From an optimization exercise on the open Yosys and OpenROAD flow, aimed at small area, a short achievable clock period and few clock cycles per item; shortcuts taken in it are not production practice.
Only simulation tests tie the RTL to the original design; equivalence was not proved.

<file path="flow/design.v">
`timescale 1ns / 1ps
module alu_add_sub (
    input signed [31:0] a,
    input signed [31:0] b,
    input sub_ctrl,  
    output signed [31:0] out
);
    assign out = sub_ctrl ? (a - b) : (a + b);
endmodule
`timescale 1ns / 1ps
module comparator (
    input signed [31:0] t,
    input signed [31:0] a_limit,
    output out_bool
);
    assign out_bool = (t < a_limit);  
endmodule
`timescale 1ns / 1ps
module multiplier (
    input signed [31:0] a,
    input signed [31:0] b,
    output signed [31:0] out
);
    wire signed [63:0] prod = a * b;
    assign out = prod[47:16];  
endmodule
`timescale 1ns / 1ps
module vdp_controller (
    input clk, reset, start,
    output reg [2:0] state,
    output reg [1:0] mux_sel,
    output reg alu_sub,
    output reg done
);
    localparam IDLE=3'd0, S1=3'd1, S2=3'd2, S3=3'd3, S4=3'd4;
    always @(posedge clk) begin
        if (reset) begin
            state <= IDLE;
            done <= 0;
        end else begin
            case (state)
                IDLE: begin done <= 0; if (start) state <= S1; end
                S1: state <= S2;
                S2: state <= S3;
                S3: state <= S4;
                S4: begin done <= 1; state <= IDLE; end
                default: state <= IDLE;
            endcase
        end
    end
    always @(*) begin
        case (state)
            S1: begin mux_sel = 2'b00; alu_sub = 0; end  
            S2: begin mux_sel = 2'b01; alu_sub = 0; end  
            S3: begin mux_sel = 2'b10; alu_sub = 1; end  
            S4: begin mux_sel = 2'b11; alu_sub = 1; end  
            default: begin mux_sel = 2'b00; alu_sub = 0; end
        endcase
    end
endmodule
`timescale 1ns / 1ps
module vdp_top (
    input clk, reset, start,
    input signed [31:0] ext_mu, ext_dt, ext_a,
    output signed [31:0] x_out,
    output done
);
    reg signed [31:0] R1, R2, R3, R4, R5, R6, R7, R8;
    reg R9;
    wire [2:0] state;
    wire [1:0] mux_ctrl;
    wire sub_bit;
    wire signed [31:0] m1_out, m2_out, alu_out;
    wire c_out;
    reg signed [31:0] m1_a, m1_b, m2_a, m2_b, alu_a, alu_b;
    vdp_controller CU (clk, reset, start, state, mux_ctrl, sub_bit, done);
    multiplier M1 (m1_a, m1_b, m1_out);
    multiplier M2 (m2_a, m2_b, m2_out);
    alu_add_sub ALU (alu_a, alu_b, sub_bit, alu_out);
    comparator COM (R7, R8, c_out);
    always @(*) begin
        m1_a = 0; m1_b = 0; m2_a = 0; m2_b = 0; alu_a = 0; alu_b = 0;
        case (mux_ctrl)
            2'b00: begin  
                m1_a = R3; m1_b = R4;  
                m2_a = R4; m2_b = R6;  
                alu_a = R4; alu_b = R7;  
            end
            2'b01: begin  
                m1_a = R1; m1_b = R5;  
                m2_a = R5; m2_b = R2; 
                alu_a = R1; alu_b = R6;  
            end
            2'b10: begin alu_a = R1; alu_b = R3; end  
            2'b11: begin alu_a = R1; alu_b = R2; end  
            default: begin m1_a = 0; m1_b = 0; m2_a = 0; m2_b = 0; alu_a = 0; alu_b = 0; end
        endcase
    end
    always @(posedge clk) begin
        if (reset) begin
            R3 <= 0; R6 <= 32'h00010000; R7 <= 0;  
        end else if (start && state == 3'd0) begin
            R4 <= ext_dt; R5 <= ext_mu; R8 <= ext_a;  
        end else begin
            case (state)
                3'd1: begin R1 <= m1_out; R2 <= m2_out; R7 <= alu_out; R9 <= c_out; end
                3'd2: begin R1 <= m1_out; R2 <= m2_out; R6 <= alu_out; end
                3'd3: begin R1 <= alu_out; end
                3'd4: begin R3 <= alu_out; end
            endcase
        end
    end
    assign x_out = R6;
endmodule
</file>
<file path="flow/run.sh">
#!/bin/bash
# synth_recipe.tcl (not shown) runs the flow's synth.tcl, then flattens the netlist and writes it again
# the make line also repeats each setting of config.mk as NAME=value (left out here)
make -C /OpenROAD-flow-scripts/flow DESIGN_CONFIG=/design/flow/config.mk WORK_HOME=/design/flow/orfs CLKGATE_MAP_FILE= SYNTH_SCRIPT=/design/flow/synth_recipe.tcl finish
</file>
<file path="flow/config.mk">
export PLATFORM = sky130hd
export DESIGN_NAME = vdp_top
export DESIGN_NICKNAME = vdp_top
export VERILOG_FILES = /design/flow/design.v
export SDC_FILE = /design/flow/constraint.sdc
export NUM_CORES = 4
export LEC_CHECK = 0
export CAP_MARGIN = 20
export CORE_MARGIN = 2
export CORE_UTILIZATION = 40
export PLACE_DENSITY = 0.6
export SLEW_MARGIN = 20
</file>
<file path="flow/constraint.sdc">
create_clock -name core_clock -period 12.0 [get_ports {clk}]
set_input_delay 2.4000 -clock core_clock [delete_from_list [all_inputs] [get_ports {clk}]]
set_output_delay 2.4000 -clock core_clock [all_outputs]
set_load 0.01 [all_outputs]
</file>
### Clock nets

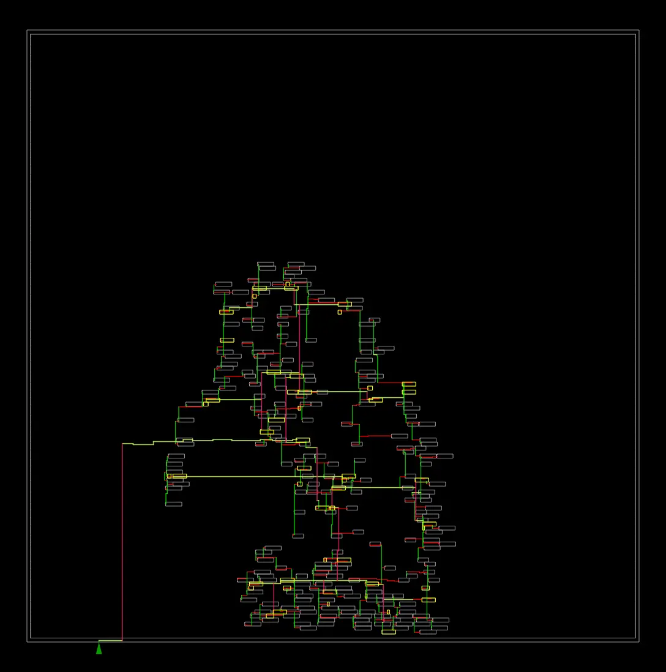
clkbuf count: 36
Setup Skew: 0.0333 ns
cts bufs inserted: 27
clock latency (worst-skew pair): 0.59 ns
number of clock sinks: 228

### Gate families picked out

Drawn at 1.5 px/um.
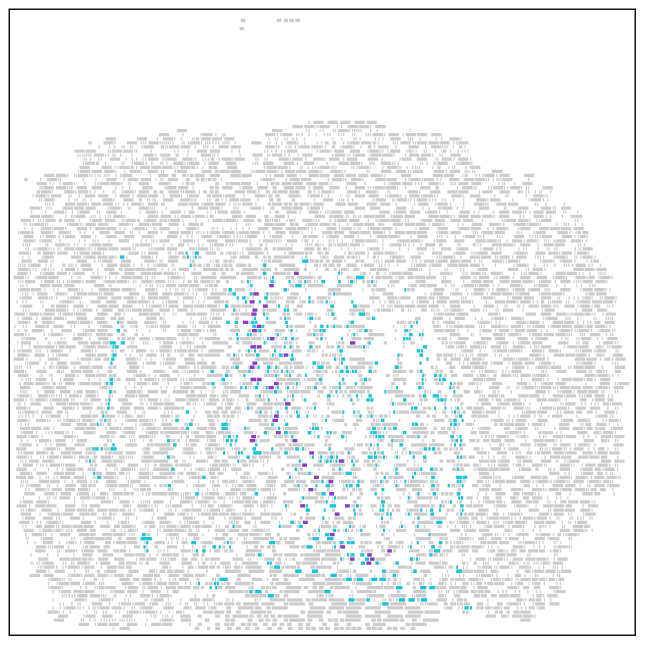
Key: purple = multiplexers [cells 46, most used mux2i_1]; cyan = inverting AOI/OAI gates [cells 502, most used a21oi_1]
commonest non-fill, non-tap cell in the layout: fa_1
final std cells w/o fill: 9876
fraction of area in multi-input gates: 74.3%

### I/O pins on the die edge

Drawn at 1 px/um. Pins as bars across the die edge, other pins in grey.
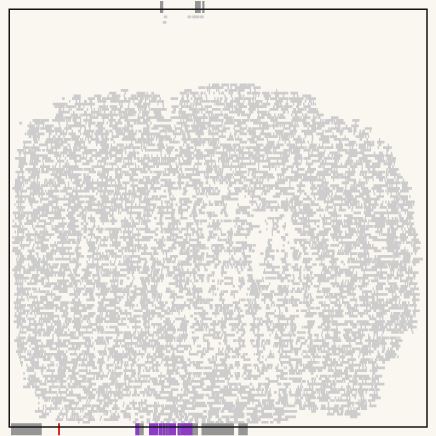
Key: purple = x_out [pins 32, direction output, edge bottom]; red = clk [pins 1, direction input, edge bottom]
chip width: 416 um
IO buf count: 99
DIE HEIGHT: 416 um

==> out/qor.yml <==
fmax_mhz: 94.2
worst-r2r-setup-slack_ns: 1.38
wl_per_cell_um: 24.6
viasPerCell: 5.41
ctsResizeCount: 0
grtUsageMet3_pct: 5.31
hold_viol: 0
synthCells: 7653
startpoint: "CU.state[0]"
final_cell_mix: "fa_1 (1677), inv_1 (1635), nand2_1 (1375)"
rr_startpoint: "CU.state[0]"
cp-start-kind: "flop"
grt_pass1_vias: 57600
initial_core_util_pct: 40.2
finalSetupViolCount: 0
synth_area_leaders: "fa_1 (49%), inv_1 (9.0%), nand2_1 (7.7%), ha_1 (6.6%), edfxtp_1 (5.7%)"
crit_type: "flop to flop"
synth_top_family_by_area: "adder cells"
synth_top_cell_area_share_pct: 49.4
slew_viol_final: 0
antenna_found_initial: 11
gr-usage-met2_pct: 45.9
drt_iter0_drc: 4408
dp.cells: 9820
yosys.area.top_type: "fa_1"
nNonClkBuffers: 355
grt_pass1_wl_um: 367000
place_area_mm2: 0.0725
cp.arrival_ns: 10.92
layout.nets: 9768
tightest_slew_ns: 1.21
outcome: "timing/DRC/antenna clean"
timing.rr.end: "R2[31]"
worstHoldStart: "R7[12]"
fin_setup_tns_ns: 0
num-nonclk-inverters: 1637
core_area_mm2: 0.169
holdPathEnd: "R7[12]"
overflow: 0
use_met1_pct: 36.8
first_pass_iters: 8
ant_nets: 0
synth-simple-area-share_pct: 14.2
synthArstFlopShare_pct: 0
n_antenna_cell: 3
rsz0062_at_grt: "false"
Testbench counts, summed over its fixed seeds: cycles 16,008, items 3,200.

==> static timing again, ports no longer ideal <==
The results above use ideal ports. As a check the final layout listed here was re-extracted and re-timed, cells and wires unchanged.
Step 1 (the two cells are an assumption about what drives the block):
set clk [get_ports {clk}]
set_driving_cell -lib_cell sky130_fd_sc_hd__clkbuf_16 $clk
set_driving_cell -lib_cell sky130_fd_sc_hd__buf_2 [delete_from_list [all_inputs] $clk]
Step 2 also shifts input and output timing later by t, the mid clock arrival at the registers, as if the neighbouring blocks saw the same clock.
a / b / c = ideal / step 1 / step 2; a / b = the first two.
t (ns): 0.649
slack for setup (ns): 1.382 / 1.382 / 1.382
hold slack, ns: 0.467 / 0.467 / 0.467
worst register clock-pin slew, ns: 0.07 / 0.07
After both steps setup and hold are still met in this run. For this run, drivers alone change the setup slack by 0.000 ns; drivers and shift together by 0.000 ns.
